Background: an optimization exercise with open tools, aiming at small area. Do not read the settings as production practice. RTL that was checked went through simulation tests only; none was proved equivalent to the original. The series may have gaps, and a smaller design here may also do less where the tests do not look. For runs 3 and 4, only the layout was checked, not whether the RTL still works. Power figures rest on the tool's default switching activity, not on a simulated workload.

==> flow/design.v <==
module alu(
    input [3:0] op,
    input [17:0] a,
    input [17:0] b,
    output reg [17:0] result,
    output zf,
    output cf
);
    wire sub = op[3];
    wire [18:0] sum = {1'b0, a} + {1'b0, b ^ {18{sub}}} + {18'd0, sub};
    assign zf = sum[17:0] == 18'd0;
    assign cf = ~sum[18];
    always @(*) begin
        case (op[2:0])
            3'd3, 3'd4: result = a & b;
            3'd5: result = ~(a & b);
            3'd6: result = ~(a | b);
            default: result = sum[17:0];
        endcase
    end
endmodule
module control_unit(
    input [3:0] opcode,
    input ZF,
    input CF,
    output reg branch,
    output pc_write
);
    always @(*) begin
        case (opcode)
            4'd11: branch = ZF;
            4'd12: branch = !ZF && !CF;
            4'd13: branch = !ZF && CF;
            4'd14: branch = !CF;
            4'd15: branch = ZF || CF;
            default: branch = 1'b0;
        endcase
    end
    assign pc_write = branch | (opcode == 4'd7);
endmodule
module rf_aoi222(input a0, input b0, input a1, input b1, input a2, input b2, output y);
    assign y = ~((a0 & b0) | (a1 & b1) | (a2 & b2));
endmodule
module rf_nand2(input a, input b, output y);
    assign y = ~(a & b);
endmodule
module rf_nand6(input [5:0] g, output y);
    assign y = ~&g;
endmodule
module rf_read_bit(input [15:0] sel, input [15:0] d, output y);
    wire [5:0] g;
    rf_aoi222 u0(.a0(sel[0]),  .b0(d[0]),  .a1(sel[1]),  .b1(d[1]),  .a2(sel[2]),  .b2(d[2]),  .y(g[0]));
    rf_aoi222 u1(.a0(sel[3]),  .b0(d[3]),  .a1(sel[4]),  .b1(d[4]),  .a2(sel[5]),  .b2(d[5]),  .y(g[1]));
    rf_aoi222 u2(.a0(sel[6]),  .b0(d[6]),  .a1(sel[7]),  .b1(d[7]),  .a2(sel[8]),  .b2(d[8]),  .y(g[2]));
    rf_aoi222 u3(.a0(sel[9]),  .b0(d[9]),  .a1(sel[10]), .b1(d[10]), .a2(sel[11]), .b2(d[11]), .y(g[3]));
    rf_aoi222 u4(.a0(sel[12]), .b0(d[12]), .a1(sel[13]), .b1(d[13]), .a2(sel[14]), .b2(d[14]), .y(g[4]));
    rf_nand2  u5(.a(sel[15]), .b(d[15]), .y(g[5]));
    rf_nand6  u6(.g(g), .y(y));
endmodule
module register_file(input [15:0] sel, input [287:0] regs, output [17:0] rdata);
    genvar b, i;
    generate
        for (b = 0; b < 18; b = b + 1) begin : bits
            wire [15:0] d;
            for (i = 0; i < 16; i = i + 1) begin : regs_i
                assign d[i] = regs[18*i + b];
            end
            rf_read_bit u(.sel(sel), .d(d), .y(rdata[b]));
        end
    endgenerate
endmodule
module cpu(
    input clk,
    input reset,
    output wire [9:0] imem_addr,
    input wire [17:0] imem_data,
    output wire [9:0] dmem_addr,
    output wire dmem_we,
    output wire [17:0] dmem_wdata,
    input wire [17:0] dmem_rdata,
    output wire [3:0] debug_opcode,
    output wire debug_pc_write,
    output wire debug_branch
);
    reg [9:0] program_counter;
    reg ZF_bit, CF_bit;
    reg [17:0] regs [0:15];
    reg [15:0] valid;
    wire [3:0] opcode = imem_data[17:14];
    wire [3:0] rd  = imem_data[13:10];
    wire [3:0] rs1 = imem_data[9:6];
    wire [3:0] rs2 = imem_data[3:0];
    wire [9:0] addr = imem_data[9:0];
    wire [17:0] simm = {{12{imem_data[5]}}, imem_data[5:0]};
    wire is_st  = opcode == 4'd9;
    wire is_cmp = opcode == 4'd10;
    wire is_ld  = opcode == 4'd8;
    wire reg_write = (opcode != 4'd0) && (opcode[3] == 1'b0 ? opcode != 4'd7 : is_ld);
    wire [3:0] sel_a = (is_cmp | is_st) ? rd : rs1;
    wire [15:0] oh_a = (16'd1 << sel_a) & valid;
    wire [15:0] oh_b = (16'd1 << rs2) & valid;
    wire [287:0] regs_flat;
    genvar gi;
    generate
        for (gi = 0; gi < 16; gi = gi + 1) begin : flat
            assign regs_flat[18*gi +: 18] = regs[gi];
        end
    endgenerate
    wire [17:0] rdata_a, rdata_b;
    register_file port_a(.sel(oh_a), .regs(regs_flat), .rdata(rdata_a));
    register_file port_b(.sel(oh_b), .regs(regs_flat), .rdata(rdata_b));
    wire use_imm = (opcode == 4'd2) | (opcode == 4'd4);
    wire [17:0] opb = use_imm ? simm : rdata_b;
    wire [17:0] alu_result;
    wire zf_in, cf_in;
    alu my_alu(.op(opcode), .a(rdata_a), .b(opb), .result(alu_result), .zf(zf_in), .cf(cf_in));
    wire [17:0] write_data = is_ld ? dmem_rdata : alu_result;
    wire branch, pc_write;
    control_unit cu(.opcode(opcode), .ZF(ZF_bit), .CF(CF_bit), .branch(branch), .pc_write(pc_write));
    always @(posedge clk) begin
        if (reg_write) regs[rd] <= write_data;
    end
    always @(posedge clk or posedge reset) begin
        if (reset) begin
            valid <= 16'd0;
            program_counter <= 10'd1023;
            ZF_bit <= 1'b0;
            CF_bit <= 1'b0;
        end else begin
            if (reg_write) valid[rd] <= 1'b1;
            if (is_cmp) begin
                ZF_bit <= zf_in;
                CF_bit <= cf_in;
            end
            program_counter <= program_counter + (pc_write ? addr : 10'd1);
        end
    end
    assign imem_addr = program_counter;
    assign dmem_addr = addr;
    assign dmem_we = is_st;
    assign dmem_wdata = rdata_a;
    assign debug_opcode = opcode;
    assign debug_pc_write = pc_write;
    assign debug_branch = branch;
endmodule
==> flow/run.sh <==
#!/bin/bash
# synth_recipe.tcl (not shown) runs the flow's synth.tcl, then flattens the netlist and writes it again
# the make line also repeats each setting of config.mk as NAME=value (left out here)
make -C /OpenROAD-flow-scripts/flow DESIGN_CONFIG=/design/flow/config.mk WORK_HOME=/design/flow/orfs CLKGATE_MAP_FILE= SYNTH_SCRIPT=/design/flow/synth_recipe.tcl finish
==> flow/config.mk <==
export PLATFORM = sky130hd
export DESIGN_NAME = cpu
export DESIGN_NICKNAME = cpu
export VERILOG_FILES = /design/flow/design.v
export SDC_FILE = /design/flow/constraint.sdc
export NUM_CORES = 4
export LEC_CHECK = 0
export CAP_MARGIN = 20
export CORE_MARGIN = 2
export CORE_UTILIZATION = 30
export SLEW_MARGIN = 20
export SYNTH_HIERARCHICAL = 1
export SYNTH_MINIMUM_KEEP_SIZE = 0
==> flow/constraint.sdc <==
create_clock -name core_clock -period 7.0 [get_ports {clk}]
set_input_delay 1.4000 -clock core_clock [delete_from_list [all_inputs] [get_ports {clk}]]
set_output_delay 1.4000 -clock core_clock [all_outputs]
set_load 0.01 [all_outputs]
Run 1, full-chip view from the flow's report step:
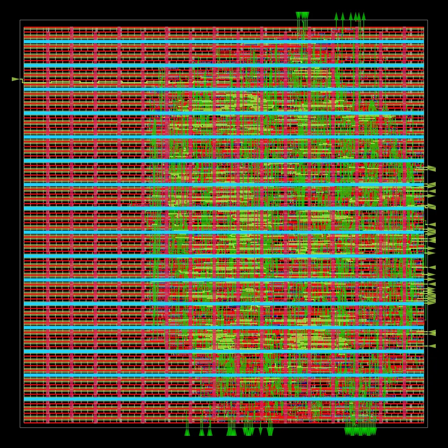
IO Count: 83
full die area: 54100 sq um

Run 1, placed cells, one color a class:
Scale: 2 px per um.
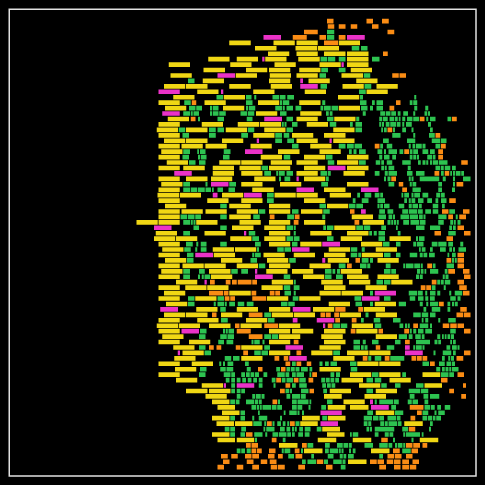
| class | color | cells |
|---|---|---|
| clock drivers and dummy loads | magenta | 51 |
| all other logic | green | 811 |
| other buffers and delay cells | orange | 194 |
| flip-flops | yellow | 316 |
num rows: 83
Finished Core Util: 37.0%
post-route design area: 19100 sq um
Core Area: 51500 sq um
Seq area share: 49.1%

==> flow_summary.yaml, run 1 <==
run_status:
  status: "finished clean"
synthesis:
  synthMuxAreaShare_pct: 1.99
  yosys_warnings: 9
  ys_ff_latch: 316
  synth_cell_type_count: 72
  ys_seq_area_share_pct: 59.7
  synth_xor_area_share_pct: 2.46
  synth_top_family_by_area: "compound AO/OA/AOI/OAI gates"
  synth-simple-area-share_pct: 11.9
cells_and_area:
  final_common_cell: "edfxtp_1"
  n_all_buffers: 194
  top_regs: "regs x288, valid x16, program_counter x10"
  nFillCells: 4917
  drive_gt1_share_pct: 16.1
  multi_input_area_sq_um: 6060
  buf_share_pct: 9.47
  clkCellAreaFrac_pct: 4.75
  final_cell_mix: "edfxtp_1, a222oi_1, buf_4, nand2_1, clkdlybuf4s50_1"
  diodes: 0
global_route:
  use_met2_pct: 31.8
  grt-ovfl-total: 0
  gr-usage-all-layers_pct: 18.6
  grt_antenna_before_repair: 0
worst_setup_path:
  start_kind: "primary input"
  critPathMaxFanout: 16
  cp_top_family: "simple AND/OR/NAND/NOR gates"
clocking:
  clk_latency_ns: 0.57
  cts_hold_buf: 0
  clockBufferDepth: 3
  cts_resized: 0
  clk_pin_slew_ns: 0.06
  cts_sinks: 316
floorplanning:
  die-width_um: 233
timing:
  hold_viol: 0
  worst_slack_ns: 0.525
  max_freq_mhz: 154
  setup_viol: 0
  fin_hold_ws_ns: 0.475
  tns_ns: 0
  max_slew_margin_pct: 37.3
  clock_skew_ns: 0.0270
placed_design:
  gp_congestion: 0.931
  place_inst: 1999
power_and_ir_drop:
  powerComb_w: 0.00163
  vdd_drop_max_mv: 0.157
  netSwitchingFraction_pct: 30.6
  p_seq_share_pct: 43.3
detailed_routing:
  top_layer: "met4"
  routed_via_density: 6.02
  drt.antenna.violating_nets: 0
  drc: 0
  vias: 12356
Run 1, routed metal, one color a layer:
Scale: 1.5 px per um. Two of the layers only.
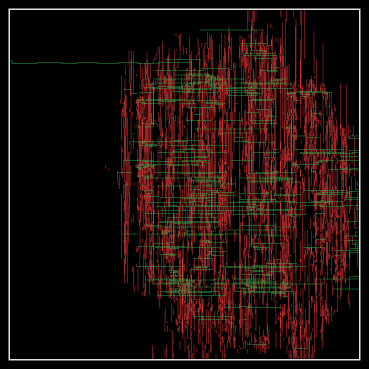
| layer | color | wire length |
|---|---|---|
| met3 | green | 5310 um |
| met2 | red | 24.8 mm |

Run 1, I/O nets highlighted:
Scale: 1.5 px per um.
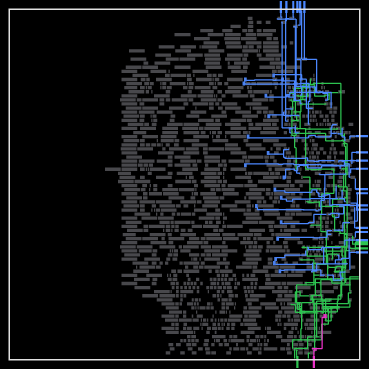
| port | color | bits | direction | edge | end cells | buffers | wire |
|---|---|---|---|---|---|---|---|
| `debug_branch` | magenta | 1 | output | bottom | 1 | 1 | 37.9 um |
| `debug_opcode` | green | 4 | output | 3 right, 1 bottom | 0 | 12 | 1630 um |
| `dmem_wdata` | blue | 18 | output | 12 right, 6 top | 18 | 31 | 1720 um |
PortBufs: 82

## run 1: synthesized netlist by cell type, drive strengths merged (4+ instances only)
cell | instances | area (sq um)
nor3 | 20 | 123
nor3b | 4 | 35.0
o21ai | 32 | 164
nor2 | 55 | 223
clkbuf | 12 | 45.0
a21o | 35 | 263
dfrtp | 18 | 450
nand3b | 6 | 45.0
o21a | 6 | 45.0
inv | 18 | 67.6
buf | 25 | 204
mux2 | 25 | 282
a32oi | 8 | 70.1
a21oi | 37 | 185
and4 | 36 | 315
dfstp | 10 | 263
nand2 | 82 | 315
nand3 | 52 | 260
nor4 | 4 | 37.5
or3 | 6 | 37.5
ha | 32 | 400
a222oi | 180 | 1800
nor2b | 9 | 56.3
o31ai | 9 | 87.6
and2 | 13 | 81.3
nand2b | 9 | 63.8
xnor2 | 16 | 140
a31oi | 8 | 50.1
edfxtp | 288 | 8650
and3 | 35 | 219
xor2 | 28 | 245
## run 1: per-module statistics from Yosys, one instance, submodules excluded, excerpt
module / times used / cell area [sq um]
cpu: 1 / 11300
alu: 1 / 1840
rf_nand6: 36 / 13.8
rf_nand2: 36 / 3.75
rf_aoi222: 180 / 10.0
control_unit: 1 / 93.8
Run 1, pin map:
Scale: 2 px per um. Pins as bars across the die edge, other pins in gray.
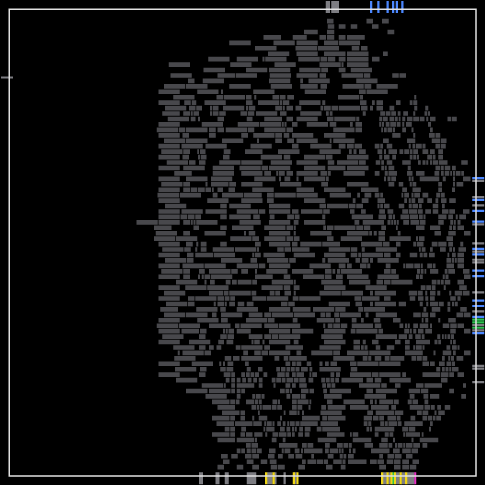

## Run 2: what changed since run 1
==> flow/flow/run.sh (new file) <==
#!/bin/bash
set -euo pipefail
export BUFFER_PORTS_ARGS="-buffer_cell sky130_fd_sc_hd__buf_1"
bash standard.sh > flow.log 2>&1
==> flow/standard.sh (new file) <==
#!/bin/bash
# synth_recipe.tcl (not shown) runs the flow's synth.tcl, then flattens the netlist and writes it again
# the make line also repeats each setting of config.mk as NAME=value (left out here)
make -C /OpenROAD-flow-scripts/flow DESIGN_CONFIG=/design/flow/config.mk WORK_HOME=/design/flow/orfs CLKGATE_MAP_FILE= SYNTH_SCRIPT=/design/flow/synth_recipe.tcl "${@:-finish}"
--- a/flow/config.mk
+++ b/flow/config.mk
@@ -7,7 +7,10 @@
 export LEC_CHECK = 0
 export CAP_MARGIN = 20
 export CORE_MARGIN = 2
-export CORE_UTILIZATION = 30
+export CORE_UTILIZATION = 50
+export CTS_BUF_LIST = sky130_fd_sc_hd__clkbuf_8
+export CTS_CLUSTER_DIAMETER = 50
+export CTS_CLUSTER_SIZE = 15
 export SLEW_MARGIN = 20
 export SYNTH_HIERARCHICAL = 1
 export SYNTH_MINIMUM_KEEP_SIZE = 0
removed: flow/run.sh
Run 2, pin map:
Scale: 2 px per um. Pins as bars across the die edge, other pins in gray.
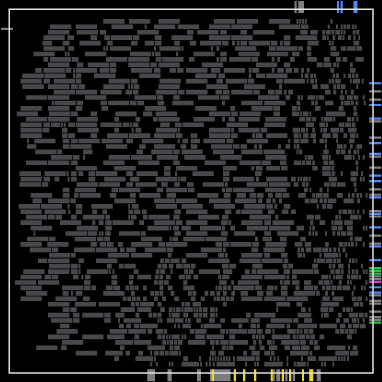
| port | color | pins | direction | edge |
|---|---|---|---|---|
| `debug_opcode` | green | 4 | output | right |
| `debug_branch` | magenta | 1 | output | right |
| `dmem_wdata` | blue | 18 | output | 14 right, 4 top |
| `imem_addr` | yellow | 10 | output | bottom |
all pins by edge: 39 right, 35 bottom, 8 top, 1 left

Run 2, routed metal, one color a layer:
Scale: 2 px per um. Two of the layers only.
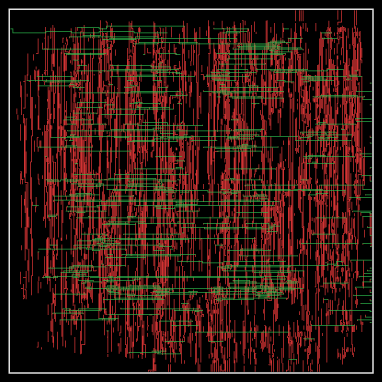
| layer | color | wire length |
|---|---|---|
| met2 | red | 23.2 mm |
| met3 | green | 6040 um |

==> run 2 against run 1 <==
- utilization rose by 20 points
- largest power group unchanged
- worst hold slack improved by 0.019 ns
- global-route usage rose by 12 points
- design area fell by 8.0%
- critical path type unchanged
- sequential power barely moved
- wire length fell by 0.45%
- clock skew rose by 0.0045 ns
- highest routed layer unchanged
- cell count fell by 16%
- die area fell by 39%
==> flow_summary.yaml, run 2 <==
worst_setup_path:
  cp_top_family: "simple AND/OR/NAND/NOR gates"
  critPathMaxFanout: 16
run_status:
  status: "finished clean"
timing:
  setup_viol: 0
  max_freq_mhz: 157
  worst_slack_ns: 0.637
  hold_viol: 0
power_and_ir_drop:
  vdd_drop_max_mv: 0.147
clocking:
  clk_latency_ns: 0.63
  clockBufferDepth: 3
placed_design:
  portBuffers: 82
  place_inst: 1679
detailed_routing:
  top_layer: "met4"
  routed_via_density: 7.11
  drc: 0
synthesis:
  synth_top_area_cell: "edfxtp_1"
cells_and_area:
  final_cell_mix: "edfxtp_1, a222oi_1, nand2_1, buf_1, buf_4"
  buf_share_pct: 5.45
  drive_gt1_share_pct: 14.2
  final_area_sq_um: 17500
  seq_share_pct: 53.4
floorplanning:
  die-width_um: 181
  die_area_sq_um: 32800
  fp.coreArea_sq_um: 30700
global_route:
  grt-ovfl-total: 0
## run 2: kinds of logic after synthesis
logic type / share of synthesized area (%)
xor+xnor: 2.46
mux: 1.99
fa+ha+maj: 2.81
buf+inv: 2.04
compound gates: 19.1
flops: 59.7
simple gates: 11.9
## run 2: Yosys stat by module (local to each module, per instance), excerpt
| module | cells inside | copies in the design |
|---|---|---|
| cpu | 577 | 1 |
| rf_nand6 | 2 | 36 |
| control_unit | 14 | 1 |
| rf_aoi222 | 1 | 180 |
| alu | 285 | 1 |
| rf_nand2 | 1 | 36 |
## run 2: final timing paths
| check | slack (ns) | from | depth (start not counted) | endpoint |
|---|---|---|---|---|
| worst max-delay path | 0.64 | imem_data[1] | 20 | regs[4][14] |
| worst min-delay path | 0.49 | valid[11] | 1 | valid[11] |
| worst max register to register | 1.64 | valid[12] | 18 | regs[4][14] |
| worst min register to register | 0.49 | valid[11] | 1 | valid[11] |
| max in group asynchronous | 5.77 | reset | 3 | program_counter[9] |
| min in group asynchronous | 0.62 | reset | 2 | CF_bit |
## run 2: power by group
part / switching (W) / leakage (nW) / internal, W
clock: 0.000678 / 0.316 / 0.000473
combinational: 0.000959 / 2.77 / 0.000487
sequential: 0.0000628 / 2.92 / 0.00236
Run 2, I/O nets highlighted:
Scale: 2 px per um.
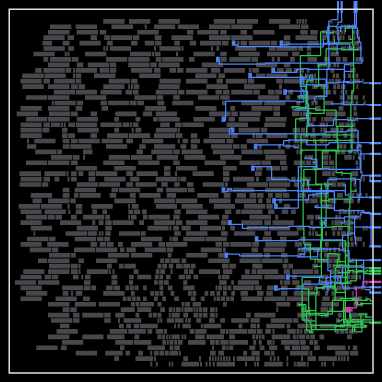

--- run 3 (changed files replaced; the others as in run 2) ---
removed: flow/flow/run.sh
removed: flow/standard.sh
==> flow/design.v <==
module alu(
    input clk,
    input [2:0] aluControl,
    input [17:0] a,
    input [17:0] b,
    output reg [17:0] result,
    output zero,
    output negative,
    output reg carry_out,
    output reg cf_out,
    output reg zf_out
);
    localparam ALU_ADD  = 3'b000;
    localparam ALU_AND  = 3'b001;
    localparam ALU_NAND = 3'b010;
    localparam ALU_NOR  = 3'b011;
    localparam ALU_SUB  = 3'b100;  
    localparam ALU_ADDI = 3'b101;
    localparam ALU_ANDI = 3'b110;
    always @(*) begin
        zf_out = a == b ? 1'b1 : 1'b0;
        cf_out = b > a ? 1'b1 : 1'b0;
        case (aluControl)
            ALU_ADD: {carry_out, result} = a + b;  
	    ALU_ADDI: {carry_out, result} = a + b;  
            ALU_AND: begin
                result = a & b;  
                carry_out = 0;
            end
	    ALU_ANDI: begin
                result = a & b;  
                carry_out = 0;
            end
            ALU_NAND: begin
                result = ~(a & b);  
                carry_out = 0;
            end
            ALU_NOR: begin
                result = ~(a | b);  
                carry_out = 0;
            end
            default: begin
                result = 0;
                carry_out = 0;
            end
        endcase
    end
    assign zero = (result == 0);
    assign negative = result[17];
endmodule
module control_unit(
    input clk,
    input reset,
    input [17:14] opcode,  
    input ZF,  
    input CF,  
    output reg branch,  
    output reg pc_write,  
    output reg mem_read,  
    output reg mem_to_reg,  
    output reg mem_write,  
    output reg alu_src,  
    output reg reg_write,  
    output reg [2:0] alu_op,  
    output reg is_cmp_op  
);
    parameter ADD  = 4'b0001;
    parameter AND  = 4'b0011;
    parameter NAND = 4'b0101;
    parameter NOR  = 4'b0110;
    parameter ADDI = 4'b0010;
    parameter ANDI = 4'b0100;
    parameter LD   = 4'b1000;
    parameter ST   = 4'b1001;
    parameter CMP  = 4'b1010;
    parameter JUMP = 4'b0111;
    parameter JE   = 4'b1011;
    parameter JA   = 4'b1100;
    parameter JB   = 4'b1101;
    parameter JAE  = 4'b1110;
    parameter JBE  = 4'b1111;
    parameter ALU_ADD  = 3'b000;
    parameter ALU_AND  = 3'b001;
    parameter ALU_NAND = 3'b010;
    parameter ALU_NOR  = 3'b011;
    parameter ALU_SUB  = 3'b100;  
    parameter ALU_ADDI = 3'b101;
    parameter ALU_ANDI = 3'b110;
    always @(*) begin
        pc_write = 0;
        mem_read = 0;
        mem_to_reg = 0;
        mem_write = 0;
        alu_src = 0;
        reg_write = 0;
        alu_op = ALU_ADD;
        branch = 0;  
        case (opcode)
            ADD: begin
                alu_op = ALU_ADD;
                reg_write = 1;
            end
            AND: begin
                alu_op = ALU_AND;
                reg_write = 1;
            end
            NAND: begin
                alu_op = ALU_NAND;
                reg_write = 1;
            end
            NOR: begin
                alu_op = ALU_NOR;
                reg_write = 1;
            end
            ADDI: begin
                alu_op = ALU_ADDI;
                alu_src = 1;
                reg_write = 1;
            end
            ANDI: begin
                alu_op = ALU_ANDI;
                alu_src = 1;
                reg_write = 1;
            end
            LD: begin
                mem_read = 1;
                mem_to_reg = 1;
                reg_write = 1;
            end
            ST: begin
                mem_write = 1;
            end
            CMP: begin
                alu_op = ALU_SUB;  
            end
            JUMP: begin
                pc_write = 1;
            end
            JE: begin
                if (ZF) begin
                    pc_write = 1;  
                    branch = 1;  
                end
            end
            JA: begin
                if (!ZF && !CF) begin
                    pc_write = 1;
                    branch = 1;
                end
            end
	    JB: begin
                if (!ZF && CF) begin
                    pc_write = 1;
                    branch = 1;
                end
            end
	    JAE: begin
                if (!CF) begin
                    pc_write = 1;
                    branch = 1;
                end
            end
	    JBE: begin
                if (ZF || CF) begin
                    pc_write = 1;
                    branch = 1;
                end
            end
            default: begin
            end
        endcase
    end
endmodule
module register_file(
    input clk,
    input reset,
    input reg_write_en,
    input [3:0] read_sel1,
    input [3:0] read_sel2,
    input [3:0] read_sel3,
    input [3:0] write_sel,
    input [17:0] write_data,
    output [17:0] read_data1,
    output [17:0] read_data2,
    output [17:0] read_data3
);
    reg [17:0] registers[15:0];
    integer i;
    always @(posedge clk or posedge reset) begin
        if (reset) begin
            for (i = 0; i < 16; i = i + 1)
                registers[i] <= 18'd0;
        end else if (reg_write_en) begin
            registers[write_sel] <= write_data;
        end
    end
    assign read_data1 = registers[read_sel1];
    assign read_data2 = registers[read_sel2];
    assign read_data3 = registers[read_sel3];
endmodule
module cpu(
    input clk,
    input reset,
    output wire [9:0] imem_addr,
    input wire [17:0] imem_data,
    output wire [9:0] dmem_addr,
    output wire dmem_we,
    output wire [17:0] dmem_wdata,
    input wire [17:0] dmem_rdata,
    output wire [3:0] debug_opcode,  
    output wire debug_pc_write,  
    output wire debug_branch  
);
    parameter ALU_SUB  = 3'b100;  
    reg [9:0] program_counter;
    reg CF_bit, ZF_bit;
    wire [2:0] alu_op;
    wire alu_src, reg_write, mem_read, mem_to_reg, mem_write, pc_write, branch, CF_in, ZF_in;
    wire [17:0] write_data, alu_operand2, read_data1, read_data2, data_mem_in;
    wire [17:0] current_instr;
    wire [3:0] opcode;   
    wire [3:0] reg_dst, reg_src1, reg_src2;
    wire [5:0] imm;
    wire [9:0] addr;
    wire [17:0] alu_result;
    wire alu_zero, alu_carry, alu_negative;
    wire [17:0] data_mem_out;
    alu my_alu(
        .clk(clk),
        .aluControl(alu_op),
        .a(read_data1),
        .b(alu_operand2),
        .result(alu_result),
        .zero(alu_zero),
        .negative(alu_negative),
        .carry_out(alu_carry),
	.cf_out(CF_in),
	.zf_out(ZF_in)
    );
    control_unit my_cu(
	.clk(clk),
	.reset(reset),
	.ZF(ZF_bit),
	.CF(CF_bit),
        .opcode(opcode),
        .pc_write(pc_write),
        .mem_read(mem_read),
        .mem_to_reg(mem_to_reg),
        .mem_write(mem_write),
        .alu_src(alu_src),
        .reg_write(reg_write),
        .alu_op(alu_op),
        .branch(branch)
    );
    register_file my_reg_file(
        .clk(clk),
        .reset(reset),
        .reg_write_en(reg_write),
        .read_sel1(reg_src1),
        .read_sel2(reg_src2),
        .read_sel3(reg_dst),
        .write_sel(reg_dst),
        .write_data(write_data),
        .read_data1(read_data1),
        .read_data2(read_data2),
        .read_data3(data_mem_in)
    );
    assign dmem_addr = addr;
    assign dmem_we = mem_write;
    assign dmem_wdata = data_mem_in;
    assign data_mem_out = dmem_rdata;
    assign imem_addr = program_counter;
    assign current_instr = imem_data;
    assign opcode = current_instr[17:14]; 
    assign reg_dst = current_instr[13:10];
    assign reg_src1 = alu_op == ALU_SUB ? current_instr[13:10] : current_instr[9:6];
    assign reg_src2 = current_instr[3:0];
    assign addr = current_instr[9:0];
    assign imm = current_instr[5:0];  
assign debug_opcode = opcode;
assign debug_pc_write = pc_write;
assign debug_branch = branch;
    assign alu_operand2 = alu_src ? {imm[5:5] ? 12'hFFF : 12'h000, imm} : read_data2;  
    assign write_data = mem_to_reg ? data_mem_out : alu_result;
always @(posedge clk or posedge reset) begin
    	if (reset) begin
	    program_counter <= 1023;
	    ZF_bit <= 1'b0;
	    CF_bit <= 1'b0;
        end else begin
	ZF_bit <= alu_op == ALU_SUB ? ZF_in : ZF_bit;
    	CF_bit <= alu_op == ALU_SUB ? CF_in : CF_bit;
	if (pc_write) begin
	program_counter <= program_counter + addr;
	end
	else begin
        program_counter <= program_counter + 1;
	end
	end
end
endmodule
==> flow/run.sh <==
#!/bin/bash
# synth_recipe.tcl (not shown) runs the flow's synth.tcl, then flattens the netlist and writes it again
# the make line also repeats each setting of config.mk as NAME=value (left out here)
make -C /OpenROAD-flow-scripts/flow DESIGN_CONFIG=/design/flow/config.mk WORK_HOME=/design/flow/orfs CLKGATE_MAP_FILE= SYNTH_SCRIPT=/design/flow/synth_recipe.tcl finish
==> flow/config.mk <==
export PLATFORM = sky130hd
export DESIGN_NAME = cpu
export DESIGN_NICKNAME = cpu
export VERILOG_FILES = /design/flow/design.v
export SDC_FILE = /design/flow/constraint.sdc
export NUM_CORES = 4
export LEC_CHECK = 0
export CAP_MARGIN = 20
export CORE_MARGIN = 2
export CORE_UTILIZATION = 30
export SLEW_MARGIN = 20
Run 3, I/O nets highlighted:
Scale: 1.5 px per um.
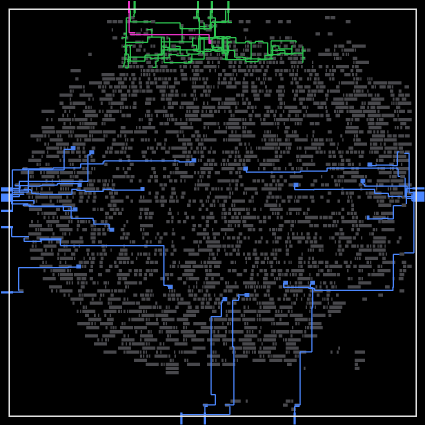
| port | color | bits | direction | edge | end cells | buffers | wire |
|---|---|---|---|---|---|---|---|
| `debug_opcode` | green | 4 | output | top | 0 | 12 | 1050 um |
| `debug_branch` | magenta | 1 | output | top | 1 | 1 | 77.5 um |
| `dmem_wdata` | blue | 18 | output | 9 left, 6 right, 3 bottom | 18 | 18 | 1670 um |

==> run 3 against run 2 <==
- clock power up 81%
- sequential share of layout area down 23 points
- register-to-register slack improved by 0.79 ns
- clock-buffer cell count increased by 20
- sequential power grew 49%
- power grew 81%
- clock skew decreased by 0.0060 ns
- critical path depth fell by 4
- combinational power rose by 130%
- largest cell class is now multi-input gates
- largest power group unchanged
==> flow_summary.yaml, run 3 <==
worst_setup_path:
  arrival_ns: 6.45
  cp_slowest_cell: "a311o_1"
  cp_top_family: "compound AO/OA/AOI/OAI gates"
  critPathMaxFanout: 37
power_and_ir_drop:
  netSwitchingFraction_pct: 44.2
  p_sw_w: 0.00402
  powerSeq_w: 0.00361
  vdd_drop_max_mv: 0.211
  intPower_w: 0.00507
  maxPowerGroup: "registers"
  p_seq_share_pct: 39.7
  p_clk_share_pct: 22.9
placed_design:
  place_inst: 3450
  portBuffers: 82
cells_and_area:
  final_area_sq_um: 25000
  buf_share_pct: 8.71
  drive_gt1_share_pct: 13.2
  seq_share_pct: 30.1
synthesis:
  synth_edf_count: 0
global_route:
  grt-ovfl-total: 0
clocking:
  cts_hold_buf: 0
  clk_latency_ns: 0.58
  clockBufferDepth: 3
detailed_routing:
  routed_via_density: 6.57
  top_layer: "met5"
  drc: 0
run_status:
  status: "finished clean"
timing:
  worst_slack_ns: 0.933
  max_freq_mhz: 165
floorplanning:
  die_area_sq_um: 73000
Run 3, pin map:
Scale: 1.5 px per um. Pins as bars across the die edge, other pins in gray.
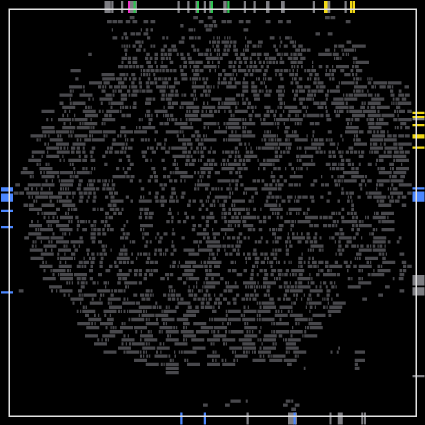
| port | color | pins | direction | edge |
|---|---|---|---|---|
| `debug_branch` | magenta | 1 | output | top |
| `imem_addr` | yellow | 10 | output | 6 right, 4 top |
| `dmem_wdata` | blue | 18 | output | 9 left, 6 right, 3 bottom |
| `debug_opcode` | green | 4 | output | top |
all pins by edge: 36 top, 23 right, 15 bottom, 9 left
die width: 270 um
Die H: 270 um

-- run 3: cell types whose count changed after synthesis, moves of 49 or more --
cell / delta
a22oi_1: +227
clkbuf_1: +114
mux2i_1: +64
nand2_1: +268
a222oi_1: -149
buf_2: +64
a31oi_1: +49
o21ai_0: +259
dfrtp_1: +272
edfxtp_1: -288
nor2_1: +112
-- run 3: worst paths after layout --
path / startpoint / end / slack (ns) / cells after the start
worst max-delay path: imem_data[15] / my_reg_file.registers[7][15] / 0.93 / 16
worst min-delay path: my_reg_file.registers[1][7] / my_reg_file.registers[1][7] / 0.54 / 2
worst max register to register: my_reg_file.registers[1][4] / my_reg_file.registers[7][15] / 2.43 / 14
worst min register to register: my_reg_file.registers[1][7] / my_reg_file.registers[1][7] / 0.54 / 2
max in group asynchronous: reset / my_reg_file.registers[7][5] / 4.83 / 3
min in group asynchronous: reset / my_reg_file.registers[13][9] / 1.44 / 3
-- run 3: cell families after synthesis --
kind of cell	Yosys count	share of synthesized area, %
flops	300	35.4
mux	98	4.90
fa+ha+maj	66	3.95
simple gates	772	16.9
compound gates	975	32.6
xor+xnor	13	0.535
buf+inv	271	5.77
Run 3, placed cells, one color a class:
Scale: 1.5 px per um.
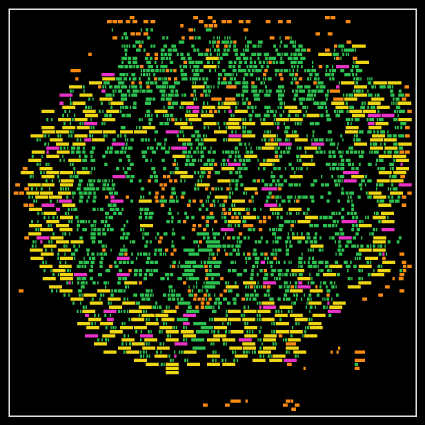

==> run 4: a larger rewrite; changed files in full <==
removed: flow/run.sh
==> flow/design.v <==
module alu(
    input [17:0] a,
    input [17:0] b,
    input [17:0] m,
    input sub,
    input k_ld, input k_add, input k_and, input k_nand, input k_nor,
    output [17:0] wd,
    output zf,
    output cf
);
    wire [17:0] bx, gn, pn, s;
    wire g0_1;
    wire g_10;
    wire g_12;
    wire g_14;
    wire g_16;
    wire g_18;
    wire g_20;
    wire g_21;
    wire g_23;
    wire g_25;
    wire g_27;
    wire g_28;
    wire g_3;
    wire g_30;
    wire g_32;
    wire g_34;
    wire g_35;
    wire g_36;
    wire g_38;
    wire g_4;
    wire g_40;
    wire g_41;
    wire g_42;
    wire g_43;
    wire g_44;
    wire g_46;
    wire g_47;
    wire g_48;
    wire g_6;
    wire g_8;
    wire i_2;
    wire i_31;
    wire i_33;
    wire i_37;
    wire i_39;
    wire i_45;
    wire p_11;
    wire p_13;
    wire p_15;
    wire p_17;
    wire p_19;
    wire p_22;
    wire p_24;
    wire p_26;
    wire p_29;
    wire p_5;
    wire p_7;
    wire p_9;
    alu_xor2 u0(.a(b[0]), .b(sub), .y(bx[0]));
    alu_nand2 u1(.a(a[0]), .b(bx[0]), .y(gn[0]));
    alu_xnor2 u2(.a(a[0]), .b(bx[0]), .y(pn[0]));
    alu_xor2 u3(.a(b[1]), .b(sub), .y(bx[1]));
    alu_nand2 u4(.a(a[1]), .b(bx[1]), .y(gn[1]));
    alu_xnor2 u5(.a(a[1]), .b(bx[1]), .y(pn[1]));
    alu_xor2 u6(.a(b[2]), .b(sub), .y(bx[2]));
    alu_nand2 u7(.a(a[2]), .b(bx[2]), .y(gn[2]));
    alu_xnor2 u8(.a(a[2]), .b(bx[2]), .y(pn[2]));
    alu_xor2 u9(.a(b[3]), .b(sub), .y(bx[3]));
    alu_nand2 u10(.a(a[3]), .b(bx[3]), .y(gn[3]));
    alu_xnor2 u11(.a(a[3]), .b(bx[3]), .y(pn[3]));
    alu_xor2 u12(.a(b[4]), .b(sub), .y(bx[4]));
    alu_nand2 u13(.a(a[4]), .b(bx[4]), .y(gn[4]));
    alu_xnor2 u14(.a(a[4]), .b(bx[4]), .y(pn[4]));
    alu_xor2 u15(.a(b[5]), .b(sub), .y(bx[5]));
    alu_nand2 u16(.a(a[5]), .b(bx[5]), .y(gn[5]));
    alu_xnor2 u17(.a(a[5]), .b(bx[5]), .y(pn[5]));
    alu_xor2 u18(.a(b[6]), .b(sub), .y(bx[6]));
    alu_nand2 u19(.a(a[6]), .b(bx[6]), .y(gn[6]));
    alu_xnor2 u20(.a(a[6]), .b(bx[6]), .y(pn[6]));
    alu_xor2 u21(.a(b[7]), .b(sub), .y(bx[7]));
    alu_nand2 u22(.a(a[7]), .b(bx[7]), .y(gn[7]));
    alu_xnor2 u23(.a(a[7]), .b(bx[7]), .y(pn[7]));
    alu_xor2 u24(.a(b[8]), .b(sub), .y(bx[8]));
    alu_nand2 u25(.a(a[8]), .b(bx[8]), .y(gn[8]));
    alu_xnor2 u26(.a(a[8]), .b(bx[8]), .y(pn[8]));
    alu_xor2 u27(.a(b[9]), .b(sub), .y(bx[9]));
    alu_nand2 u28(.a(a[9]), .b(bx[9]), .y(gn[9]));
    alu_xnor2 u29(.a(a[9]), .b(bx[9]), .y(pn[9]));
    alu_xor2 u30(.a(b[10]), .b(sub), .y(bx[10]));
    alu_nand2 u31(.a(a[10]), .b(bx[10]), .y(gn[10]));
    alu_xnor2 u32(.a(a[10]), .b(bx[10]), .y(pn[10]));
    alu_xor2 u33(.a(b[11]), .b(sub), .y(bx[11]));
    alu_nand2 u34(.a(a[11]), .b(bx[11]), .y(gn[11]));
    alu_xnor2 u35(.a(a[11]), .b(bx[11]), .y(pn[11]));
    alu_xor2 u36(.a(b[12]), .b(sub), .y(bx[12]));
    alu_nand2 u37(.a(a[12]), .b(bx[12]), .y(gn[12]));
    alu_xnor2 u38(.a(a[12]), .b(bx[12]), .y(pn[12]));
    alu_xor2 u39(.a(b[13]), .b(sub), .y(bx[13]));
    alu_nand2 u40(.a(a[13]), .b(bx[13]), .y(gn[13]));
    alu_xnor2 u41(.a(a[13]), .b(bx[13]), .y(pn[13]));
    alu_xor2 u42(.a(b[14]), .b(sub), .y(bx[14]));
    alu_nand2 u43(.a(a[14]), .b(bx[14]), .y(gn[14]));
    alu_xnor2 u44(.a(a[14]), .b(bx[14]), .y(pn[14]));
    alu_xor2 u45(.a(b[15]), .b(sub), .y(bx[15]));
    alu_nand2 u46(.a(a[15]), .b(bx[15]), .y(gn[15]));
    alu_xnor2 u47(.a(a[15]), .b(bx[15]), .y(pn[15]));
    alu_xor2 u48(.a(b[16]), .b(sub), .y(bx[16]));
    alu_nand2 u49(.a(a[16]), .b(bx[16]), .y(gn[16]));
    alu_xnor2 u50(.a(a[16]), .b(bx[16]), .y(pn[16]));
    alu_xor2 u51(.a(b[17]), .b(sub), .y(bx[17]));
    alu_nand2 u52(.a(a[17]), .b(bx[17]), .y(gn[17]));
    alu_xnor2 u53(.a(a[17]), .b(bx[17]), .y(pn[17]));
    alu_maj3 u54(.a(a[0]), .b(bx[0]), .c(sub), .y(g0_1));
    alu_inv u55(.a(g0_1), .y(i_2));
    alu_o21ai u56(.a1(pn[1]), .a2(i_2), .b1(gn[1]), .y(g_3));
    alu_o21ai u57(.a1(pn[3]), .a2(gn[2]), .b1(gn[3]), .y(g_4));
    alu_nor2 u58(.a(pn[3]), .b(pn[2]), .y(p_5));
    alu_o21ai u59(.a1(pn[5]), .a2(gn[4]), .b1(gn[5]), .y(g_6));
    alu_nor2 u60(.a(pn[5]), .b(pn[4]), .y(p_7));
    alu_o21ai u61(.a1(pn[7]), .a2(gn[6]), .b1(gn[7]), .y(g_8));
    alu_nor2 u62(.a(pn[7]), .b(pn[6]), .y(p_9));
    alu_o21ai u63(.a1(pn[9]), .a2(gn[8]), .b1(gn[9]), .y(g_10));
    alu_nor2 u64(.a(pn[9]), .b(pn[8]), .y(p_11));
    alu_o21ai u65(.a1(pn[11]), .a2(gn[10]), .b1(gn[11]), .y(g_12));
    alu_nor2 u66(.a(pn[11]), .b(pn[10]), .y(p_13));
    alu_o21ai u67(.a1(pn[13]), .a2(gn[12]), .b1(gn[13]), .y(g_14));
    alu_nor2 u68(.a(pn[13]), .b(pn[12]), .y(p_15));
    alu_o21ai u69(.a1(pn[15]), .a2(gn[14]), .b1(gn[15]), .y(g_16));
    alu_nor2 u70(.a(pn[15]), .b(pn[14]), .y(p_17));
    alu_o21ai u71(.a1(pn[17]), .a2(gn[16]), .b1(gn[17]), .y(g_18));
    alu_nor2 u72(.a(pn[17]), .b(pn[16]), .y(p_19));
    alu_a21oi u73(.a1(p_5), .a2(g_3), .b1(g_4), .y(g_20));
    alu_a21oi u74(.a1(p_9), .a2(g_6), .b1(g_8), .y(g_21));
    alu_nand2 u75(.a(p_9), .b(p_7), .y(p_22));
    alu_a21oi u76(.a1(p_13), .a2(g_10), .b1(g_12), .y(g_23));
    alu_nand2 u77(.a(p_13), .b(p_11), .y(p_24));
    alu_a21oi u78(.a1(p_17), .a2(g_14), .b1(g_16), .y(g_25));
    alu_nand2 u79(.a(p_17), .b(p_15), .y(p_26));
    alu_o21ai u80(.a1(p_22), .a2(g_20), .b1(g_21), .y(g_27));
    alu_o21ai u81(.a1(p_26), .a2(g_23), .b1(g_25), .y(g_28));
    alu_nor2 u82(.a(p_26), .b(p_24), .y(p_29));
    alu_a21oi u83(.a1(p_29), .a2(g_27), .b1(g_28), .y(g_30));
    alu_inv u84(.a(g_27), .y(i_31));
    alu_o21ai u85(.a1(p_24), .a2(i_31), .b1(g_23), .y(g_32));
    alu_inv u86(.a(g_20), .y(i_33));
    alu_a21oi u87(.a1(p_7), .a2(i_33), .b1(g_6), .y(g_34));
    alu_a21oi u88(.a1(p_11), .a2(g_27), .b1(g_10), .y(g_35));
    alu_a21oi u89(.a1(p_15), .a2(g_32), .b1(g_14), .y(g_36));
    alu_inv u90(.a(g_30), .y(i_37));
    alu_a21oi u91(.a1(p_19), .a2(i_37), .b1(g_18), .y(g_38));
    alu_inv u92(.a(g_3), .y(i_39));
    alu_o21ai u93(.a1(pn[2]), .a2(i_39), .b1(gn[2]), .y(g_40));
    alu_o21ai u94(.a1(pn[4]), .a2(g_20), .b1(gn[4]), .y(g_41));
    alu_o21ai u95(.a1(pn[6]), .a2(g_34), .b1(gn[6]), .y(g_42));
    alu_o21ai u96(.a1(pn[8]), .a2(i_31), .b1(gn[8]), .y(g_43));
    alu_o21ai u97(.a1(pn[10]), .a2(g_35), .b1(gn[10]), .y(g_44));
    alu_inv u98(.a(g_32), .y(i_45));
    alu_o21ai u99(.a1(pn[12]), .a2(i_45), .b1(gn[12]), .y(g_46));
    alu_o21ai u100(.a1(pn[14]), .a2(g_36), .b1(gn[14]), .y(g_47));
    alu_o21ai u101(.a1(pn[16]), .a2(g_30), .b1(gn[16]), .y(g_48));
    alu_xnor2 u102(.a(pn[0]), .b(sub), .y(s[0]));
    alu_xnor2 u103(.a(pn[1]), .b(g0_1), .y(s[1]));
    alu_xnor2 u104(.a(pn[2]), .b(g_3), .y(s[2]));
    alu_xnor2 u105(.a(pn[3]), .b(g_40), .y(s[3]));
    alu_xor2 u106(.a(pn[4]), .b(g_20), .y(s[4]));
    alu_xnor2 u107(.a(pn[5]), .b(g_41), .y(s[5]));
    alu_xor2 u108(.a(pn[6]), .b(g_34), .y(s[6]));
    alu_xnor2 u109(.a(pn[7]), .b(g_42), .y(s[7]));
    alu_xnor2 u110(.a(pn[8]), .b(g_27), .y(s[8]));
    alu_xnor2 u111(.a(pn[9]), .b(g_43), .y(s[9]));
    alu_xor2 u112(.a(pn[10]), .b(g_35), .y(s[10]));
    alu_xnor2 u113(.a(pn[11]), .b(g_44), .y(s[11]));
    alu_xnor2 u114(.a(pn[12]), .b(g_32), .y(s[12]));
    alu_xnor2 u115(.a(pn[13]), .b(g_46), .y(s[13]));
    alu_xor2 u116(.a(pn[14]), .b(g_36), .y(s[14]));
    alu_xnor2 u117(.a(pn[15]), .b(g_47), .y(s[15]));
    alu_xor2 u118(.a(pn[16]), .b(g_30), .y(s[16]));
    alu_xnor2 u119(.a(pn[17]), .b(g_48), .y(s[17]));
    alu_rbit u120(.s(s[0]), .m(m[0]), .gn(gn[0]), .pn(pn[0]), .k_ld(k_ld), .k_add(k_add), .k_and(k_and), .k_nand(k_nand), .k_nor(k_nor), .y(wd[0]));
    alu_rbit u121(.s(s[1]), .m(m[1]), .gn(gn[1]), .pn(pn[1]), .k_ld(k_ld), .k_add(k_add), .k_and(k_and), .k_nand(k_nand), .k_nor(k_nor), .y(wd[1]));
    alu_rbit u122(.s(s[2]), .m(m[2]), .gn(gn[2]), .pn(pn[2]), .k_ld(k_ld), .k_add(k_add), .k_and(k_and), .k_nand(k_nand), .k_nor(k_nor), .y(wd[2]));
    alu_rbit u123(.s(s[3]), .m(m[3]), .gn(gn[3]), .pn(pn[3]), .k_ld(k_ld), .k_add(k_add), .k_and(k_and), .k_nand(k_nand), .k_nor(k_nor), .y(wd[3]));
    alu_rbit u124(.s(s[4]), .m(m[4]), .gn(gn[4]), .pn(pn[4]), .k_ld(k_ld), .k_add(k_add), .k_and(k_and), .k_nand(k_nand), .k_nor(k_nor), .y(wd[4]));
    alu_rbit u125(.s(s[5]), .m(m[5]), .gn(gn[5]), .pn(pn[5]), .k_ld(k_ld), .k_add(k_add), .k_and(k_and), .k_nand(k_nand), .k_nor(k_nor), .y(wd[5]));
    alu_rbit u126(.s(s[6]), .m(m[6]), .gn(gn[6]), .pn(pn[6]), .k_ld(k_ld), .k_add(k_add), .k_and(k_and), .k_nand(k_nand), .k_nor(k_nor), .y(wd[6]));
    alu_rbit u127(.s(s[7]), .m(m[7]), .gn(gn[7]), .pn(pn[7]), .k_ld(k_ld), .k_add(k_add), .k_and(k_and), .k_nand(k_nand), .k_nor(k_nor), .y(wd[7]));
    alu_rbit u128(.s(s[8]), .m(m[8]), .gn(gn[8]), .pn(pn[8]), .k_ld(k_ld), .k_add(k_add), .k_and(k_and), .k_nand(k_nand), .k_nor(k_nor), .y(wd[8]));
    alu_rbit u129(.s(s[9]), .m(m[9]), .gn(gn[9]), .pn(pn[9]), .k_ld(k_ld), .k_add(k_add), .k_and(k_and), .k_nand(k_nand), .k_nor(k_nor), .y(wd[9]));
    alu_rbit u130(.s(s[10]), .m(m[10]), .gn(gn[10]), .pn(pn[10]), .k_ld(k_ld), .k_add(k_add), .k_and(k_and), .k_nand(k_nand), .k_nor(k_nor), .y(wd[10]));
    alu_rbit u131(.s(s[11]), .m(m[11]), .gn(gn[11]), .pn(pn[11]), .k_ld(k_ld), .k_add(k_add), .k_and(k_and), .k_nand(k_nand), .k_nor(k_nor), .y(wd[11]));
    alu_rbit u132(.s(s[12]), .m(m[12]), .gn(gn[12]), .pn(pn[12]), .k_ld(k_ld), .k_add(k_add), .k_and(k_and), .k_nand(k_nand), .k_nor(k_nor), .y(wd[12]));
    alu_rbit u133(.s(s[13]), .m(m[13]), .gn(gn[13]), .pn(pn[13]), .k_ld(k_ld), .k_add(k_add), .k_and(k_and), .k_nand(k_nand), .k_nor(k_nor), .y(wd[13]));
    alu_rbit u134(.s(s[14]), .m(m[14]), .gn(gn[14]), .pn(pn[14]), .k_ld(k_ld), .k_add(k_add), .k_and(k_and), .k_nand(k_nand), .k_nor(k_nor), .y(wd[14]));
    alu_rbit u135(.s(s[15]), .m(m[15]), .gn(gn[15]), .pn(pn[15]), .k_ld(k_ld), .k_add(k_add), .k_and(k_and), .k_nand(k_nand), .k_nor(k_nor), .y(wd[15]));
    alu_rbit u136(.s(s[16]), .m(m[16]), .gn(gn[16]), .pn(pn[16]), .k_ld(k_ld), .k_add(k_add), .k_and(k_and), .k_nand(k_nand), .k_nor(k_nor), .y(wd[16]));
    alu_rbit u137(.s(s[17]), .m(m[17]), .gn(gn[17]), .pn(pn[17]), .k_ld(k_ld), .k_add(k_add), .k_and(k_and), .k_nand(k_nand), .k_nor(k_nor), .y(wd[17]));
    assign cf = g_38;
    assign zf = ~|pn;
endmodule
module alu_xor2(input a, input b, output y);
    assign y = a ^ b;
endmodule
module alu_xnor2(input a, input b, output y);
    assign y = ~(a ^ b);
endmodule
module alu_nand2(input a, input b, output y);
    assign y = ~(a & b);
endmodule
module alu_nor2(input a, input b, output y);
    assign y = ~(a | b);
endmodule
module alu_inv(input a, output y);
    assign y = ~a;
endmodule
module alu_maj3(input a, input b, input c, output y);
    assign y = (a & b) | (a & c) | (b & c);
endmodule
module alu_o21ai(input a1, input a2, input b1, output y);
    assign y = ~((a1 | a2) & b1);
endmodule
module alu_a21oi(input a1, input a2, input b1, output y);
    assign y = ~((a1 & a2) | b1);
endmodule
module alu_rbit(input s, input m, input gn, input pn,
                input k_ld, input k_add, input k_and, input k_nand, input k_nor,
                output y);
    assign y = (k_ld & m) | (k_add & s) | (k_and & ~gn) | (k_nand & gn) | (k_nor & gn & pn);
endmodule
module control_unit(
    input [3:0] opcode,
    input ZF,
    input CF,
    output reg branch,
    output pc_write
);
    always @(*) begin
        case (opcode)
            4'd11: branch = ZF;
            4'd12: branch = !ZF && !CF;
            4'd13: branch = !ZF && CF;
            4'd14: branch = !CF;
            4'd15: branch = ZF || CF;
            default: branch = 1'b0;
        endcase
    end
    assign pc_write = branch | (opcode == 4'd7);
endmodule
module rf_aoi222(input a0, input b0, input a1, input b1, input a2, input b2, output y);
    assign y = ~((a0 & b0) | (a1 & b1) | (a2 & b2));
endmodule
module rf_aoi22(input a0, input b0, input a1, input b1, output y);
    assign y = ~((a0 & b0) | (a1 & b1));
endmodule
module rf_nand6(input [5:0] g, output y);
    assign y = ~&g;
endmodule
module rf_read_bit(input [15:0] sel, input [15:0] d, input xs, input x, output y);
    wire [5:0] g;
    rf_aoi222 u0(.a0(sel[0]),  .b0(d[0]),  .a1(sel[1]),  .b1(d[1]),  .a2(sel[2]),  .b2(d[2]),  .y(g[0]));
    rf_aoi222 u1(.a0(sel[3]),  .b0(d[3]),  .a1(sel[4]),  .b1(d[4]),  .a2(sel[5]),  .b2(d[5]),  .y(g[1]));
    rf_aoi222 u2(.a0(sel[6]),  .b0(d[6]),  .a1(sel[7]),  .b1(d[7]),  .a2(sel[8]),  .b2(d[8]),  .y(g[2]));
    rf_aoi222 u3(.a0(sel[9]),  .b0(d[9]),  .a1(sel[10]), .b1(d[10]), .a2(sel[11]), .b2(d[11]), .y(g[3]));
    rf_aoi222 u4(.a0(sel[12]), .b0(d[12]), .a1(sel[13]), .b1(d[13]), .a2(sel[14]), .b2(d[14]), .y(g[4]));
    rf_aoi22  u5(.a0(sel[15]), .b0(d[15]), .a1(xs), .b1(x), .y(g[5]));
    rf_nand6  u6(.g(g), .y(y));
endmodule
module register_file(input [15:0] sel, input [287:0] regs, input xs, input [17:0] x, output [17:0] rdata);
    genvar b, i;
    generate
        for (b = 0; b < 18; b = b + 1) begin : bits
            wire [15:0] d;
            for (i = 0; i < 16; i = i + 1) begin : regs_i
                assign d[i] = regs[18*i + b];
            end
            rf_read_bit u(.sel(sel), .d(d), .xs(xs), .x(x[b]), .y(rdata[b]));
        end
    endgenerate
endmodule
module cpu(
    input clk,
    input reset,
    output wire [9:0] imem_addr,
    input wire [17:0] imem_data,
    output wire [9:0] dmem_addr,
    output wire dmem_we,
    output wire [17:0] dmem_wdata,
    input wire [17:0] dmem_rdata,
    output wire [3:0] debug_opcode,
    output wire debug_pc_write,
    output wire debug_branch
);
    reg [9:0] program_counter;
    reg ZF_bit, CF_bit;
    reg [17:0] regs [0:15];
    reg [15:0] valid;
    wire [3:0] opcode = imem_data[17:14];
    wire [3:0] rd  = imem_data[13:10];
    wire [3:0] rs1 = imem_data[9:6];
    wire [3:0] rs2 = imem_data[3:0];
    wire [9:0] addr = imem_data[9:0];
    wire [17:0] simm = {{12{imem_data[5]}}, imem_data[5:0]};
    wire is_st  = opcode == 4'd9;
    wire is_cmp = opcode == 4'd10;
    wire is_ld  = opcode == 4'd8;
    wire reg_write = (opcode != 4'd0) && (opcode[3] == 1'b0 ? opcode != 4'd7 : is_ld);
    wire use_rd = is_cmp | is_st;
    wire use_imm = (opcode == 4'd2) | (opcode == 4'd4);
    wire [15:0] rd_oh  = 16'd1 << rd;
    wire [15:0] rs1_oh = 16'd1 << rs1;
    wire [15:0] rs2_oh = 16'd1 << rs2;
    wire [15:0] oh_a = (use_rd ? rd_oh : rs1_oh) & valid;
    wire [15:0] oh_b = use_imm ? 16'd0 : rs2_oh & valid;
    wire [287:0] regs_flat;
    genvar gi;
    generate
        for (gi = 0; gi < 16; gi = gi + 1) begin : flat
            assign regs_flat[18*gi +: 18] = regs[gi];
        end
    endgenerate
    wire [17:0] rdata_a, opb;
    register_file port_a(.sel(oh_a), .regs(regs_flat), .xs(1'b0), .x(18'd0), .rdata(rdata_a));
    register_file port_b(.sel(oh_b), .regs(regs_flat), .xs(use_imm), .x(simm), .rdata(opb));
    wire [17:0] write_data;
    wire zf_in, cf_in;
    wire k_add = (opcode == 4'd1) | (opcode == 4'd2);
    wire k_and = (opcode == 4'd3) | (opcode == 4'd4);
    wire k_nand = opcode == 4'd5;
    wire k_nor = opcode == 4'd6;
    alu my_alu(.a(rdata_a), .b(opb), .m(dmem_rdata), .sub(is_cmp),
               .k_ld(is_ld), .k_add(k_add), .k_and(k_and), .k_nand(k_nand), .k_nor(k_nor),
               .wd(write_data), .zf(zf_in), .cf(cf_in));
    wire branch, pc_write;
    control_unit cu(.opcode(opcode), .ZF(ZF_bit), .CF(CF_bit), .branch(branch), .pc_write(pc_write));
    always @(posedge clk) begin
        if (reg_write) regs[rd] <= write_data;
    end
    always @(posedge clk or posedge reset) begin
        if (reset) begin
            valid <= 16'd0;
            program_counter <= 10'd1023;
            ZF_bit <= 1'b0;
            CF_bit <= 1'b0;
        end else begin
            if (reg_write) valid[rd] <= 1'b1;
            if (is_cmp) begin
                ZF_bit <= zf_in;
                CF_bit <= cf_in;
            end
            program_counter <= program_counter + (pc_write ? addr : 10'd1);
        end
    end
    assign imem_addr = program_counter;
    assign dmem_addr = addr;
    assign dmem_we = is_st;
    assign dmem_wdata = rdata_a;
    assign debug_opcode = opcode;
    assign debug_pc_write = pc_write;
    assign debug_branch = branch;
endmodule
==> flow/flow/run.sh <==
#!/bin/bash
set -euo pipefail
export BUFFER_PORTS_ARGS="-buffer_cell sky130_fd_sc_hd__buf_1"
export CTS_ARGS="-sink_clustering_enable -repair_clock_nets -dont_use_dummy_load -buf_list sky130_fd_sc_hd__clkbuf_4 -sink_clustering_size 8 -sink_clustering_max_diameter 40"
bash standard.sh > flow.log 2>&1
==> flow/standard.sh <==
#!/bin/bash
# synth_recipe.tcl (not shown) runs the flow's synth.tcl, then flattens the netlist and writes it again
# the make line also repeats each setting of config.mk as NAME=value (left out here)
make -C /OpenROAD-flow-scripts/flow DESIGN_CONFIG=/design/flow/config.mk WORK_HOME=/design/flow/orfs CLKGATE_MAP_FILE= SYNTH_SCRIPT=/design/flow/synth_recipe.tcl "${@:-finish}"
==> flow/config.mk <==
export PLATFORM = sky130hd
export DESIGN_NAME = cpu
export DESIGN_NICKNAME = cpu
export VERILOG_FILES = /design/flow/design.v
export SDC_FILE = /design/flow/constraint.sdc
export NUM_CORES = 4
export LEC_CHECK = 0
export CAP_MARGIN = 20
export CORE_MARGIN = 2
export CORE_UTILIZATION = 50
export SLEW_MARGIN = 20
export SYNTH_HIERARCHICAL = 1
export SYNTH_MINIMUM_KEEP_SIZE = 0
Run 4, placed cells, one color a class:
Scale: 3 px per um.
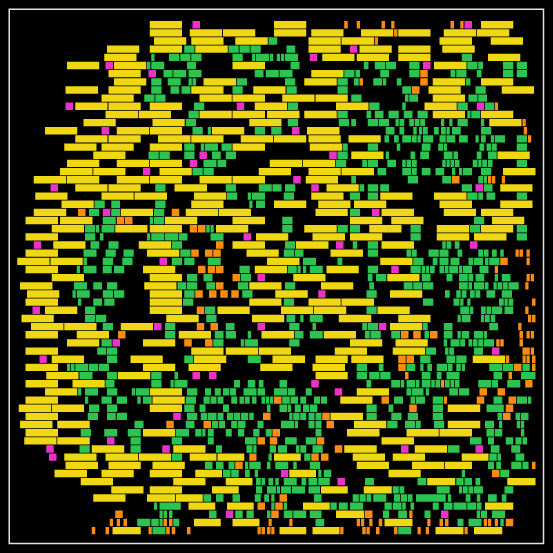
| class | color | cells |
|---|---|---|
| cells driving clock nets | magenta | 52 |
| all other logic | green | 744 |
| other buffers and delay cells | orange | 152 |
| flip-flops | yellow | 316 |

==> run 4 against run 3 <==
- still clean
- combinational power is 68% lower
- sequential share of layout area is 26 points higher
- power is 52% lower
- cell count is 53% lower
- register-to-register slack worse by 0.14 ns
==> flow_summary.yaml, run 4 <==
power_and_ir_drop:
  pg_clk_w: 0.000938
  p_seq_share_pct: 53.6
  vdd_drop_max_mv: 0.119
  maxPowerGroup: "registers"
  p_per_area_nw_per_um2: 261
  p_sw_w: 0.00139
  netSwitchingFraction_pct: 31.7
  p_clk_share_pct: 21.4
  powerSeq_w: 0.00235
worst_setup_path:
  r2r_start: "valid[12]"
  crit_start: "imem_data[15]"
  cp_slowest_cell: "a221o_1"
  cp_top_family: "simple AND/OR/NAND/NOR gates"
  path_depth: 19
  critPathMaxFanout: 16
  cp-endpoint: "regs[9][11]"
  arrival_ns: 6.73
  reg2reg_slack_ns: 2.29
worst_hold_path:
  hp-start: "valid[2]"
  holdPathEnd: "valid[2]"
  hold_class: "flip-flop to flip-flop"
placed_design:
  place_inst: 1602
  portBuffers: 82
synthesis:
  synth-simple-area-share_pct: 9.90
  synth_top_family_by_area: "compound AO/OA/AOI/OAI gates"
  synthMuxAreaShare_pct: 0.216
  synth_xor_area_share_pct: 3.84
  synth_compound_area_share_pct: 20.9
  synth_edf_count: 288
floorplanning:
  die-width_um: 178
cells_and_area:
  final_area_sq_um: 16800
  final_cell_mix: "edfxtp_1, a222oi_1, buf_1, buf_4, clkbuf_4"
  fin_cells: 1656
run_status:
  status: "finished clean"
timing:
  worst_slack_ns: 0.604
  max_freq_mhz: 156
clocking:
  cts_hold_buf: 0
  clockBufferDepth: 3
  clk_latency_ns: 0.72
detailed_routing:
  drc: 0
global_route:
  grt-ovfl-total: 0
Run 4, routed metal, one color a layer:
Scale: 2 px per um. Two of the layers only.
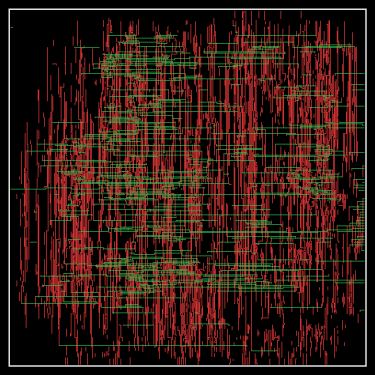
| layer | color | wire length |
|---|---|---|
| met2 | red | 22.5 mm |
| met3 | green | 6700 um |

[run 4: changes by cell type after synthesis, sizes merged, moves of 36 or more]
cell | previous run | this run
clkbuf | 127 | 3
mux2i | 67 | 1
edfxtp | 0 | 288
nor2 | 167 | 53
a31oi | 58 | 3
o21ai | 294 | 25
ha | 64 | 14
dfrtp | 290 | 18
a22oi | 230 | 36
buf | 107 | 21
nand2 | 353 | 41
a222oi | 31 | 180
nor2b | 39 | 3
[run 4: final cells by class]
type | instances | area share [%]
sequential | 316 | 55.7
clock buffer | 52 | 2.32
tap | 390 | 2.90
timing repair buffer | 152 | 4.95
inverter | 16 | 0.357
antenna | 2 | 0.0298
multi-input combinational | 728 | 33.8
[run 4: worst register-to-register path, stage by stage (launching register included)]
cell,delay (ns)
dfrtp_1,0.41
and3_1,0.38
buf_4,0.31
a222oi_1,0.46
and4_1,0.38
nand3_1,0.12
xor2_1,0.20
xnor2_1,0.42
nor2_1,0.14
a21oi_2,0.16
o21ai_1,0.13
buf_4,0.18
a21oi_2,0.15
o21ai_1,0.10
xnor2_1,0.17
a221o_1,0.65
[run 4: metal layers]
layer  share of wire, %  routed length (um)
met1                 39               19700
met2                 45               22500
met3                 13                6700
met4                3.0                1510
met5                  0                   0

## re-timing with driven ports
No port has a modelled driver above. Below, the same layouts with a new extraction and two added sets of constraints. Step 1: set_driving_cell puts a clkbuf_16 on clk and a buf_2 on each other input, an assumption about the parent block. Step 2 times the ports against the registers' clock, not the clock port: input delays grow and output delays shrink by t, the midpoint of the rising clock arrivals with the driver on. Three values: ideal, step 1, step 2; two values: the first two.
run	t, ns	setup slack, ns	worst setup path after step 2
run 1	0.621	0.525 / 0.546 / -0.075	input to register
run 2	0.659	0.637 / 0.660 / 0.001	input to register
run 3	0.626	0.933 / 0.960 / 0.334	input to register
run 4	0.715	0.604 / 0.622 / -0.093	input to register
With both steps, setup timing fails in run 1 and run 4, where it was met with ideal ports. For run 4, which loses most, drivers alone change the setup slack by +0.018 ns; drivers and shift together by -0.697 ns.
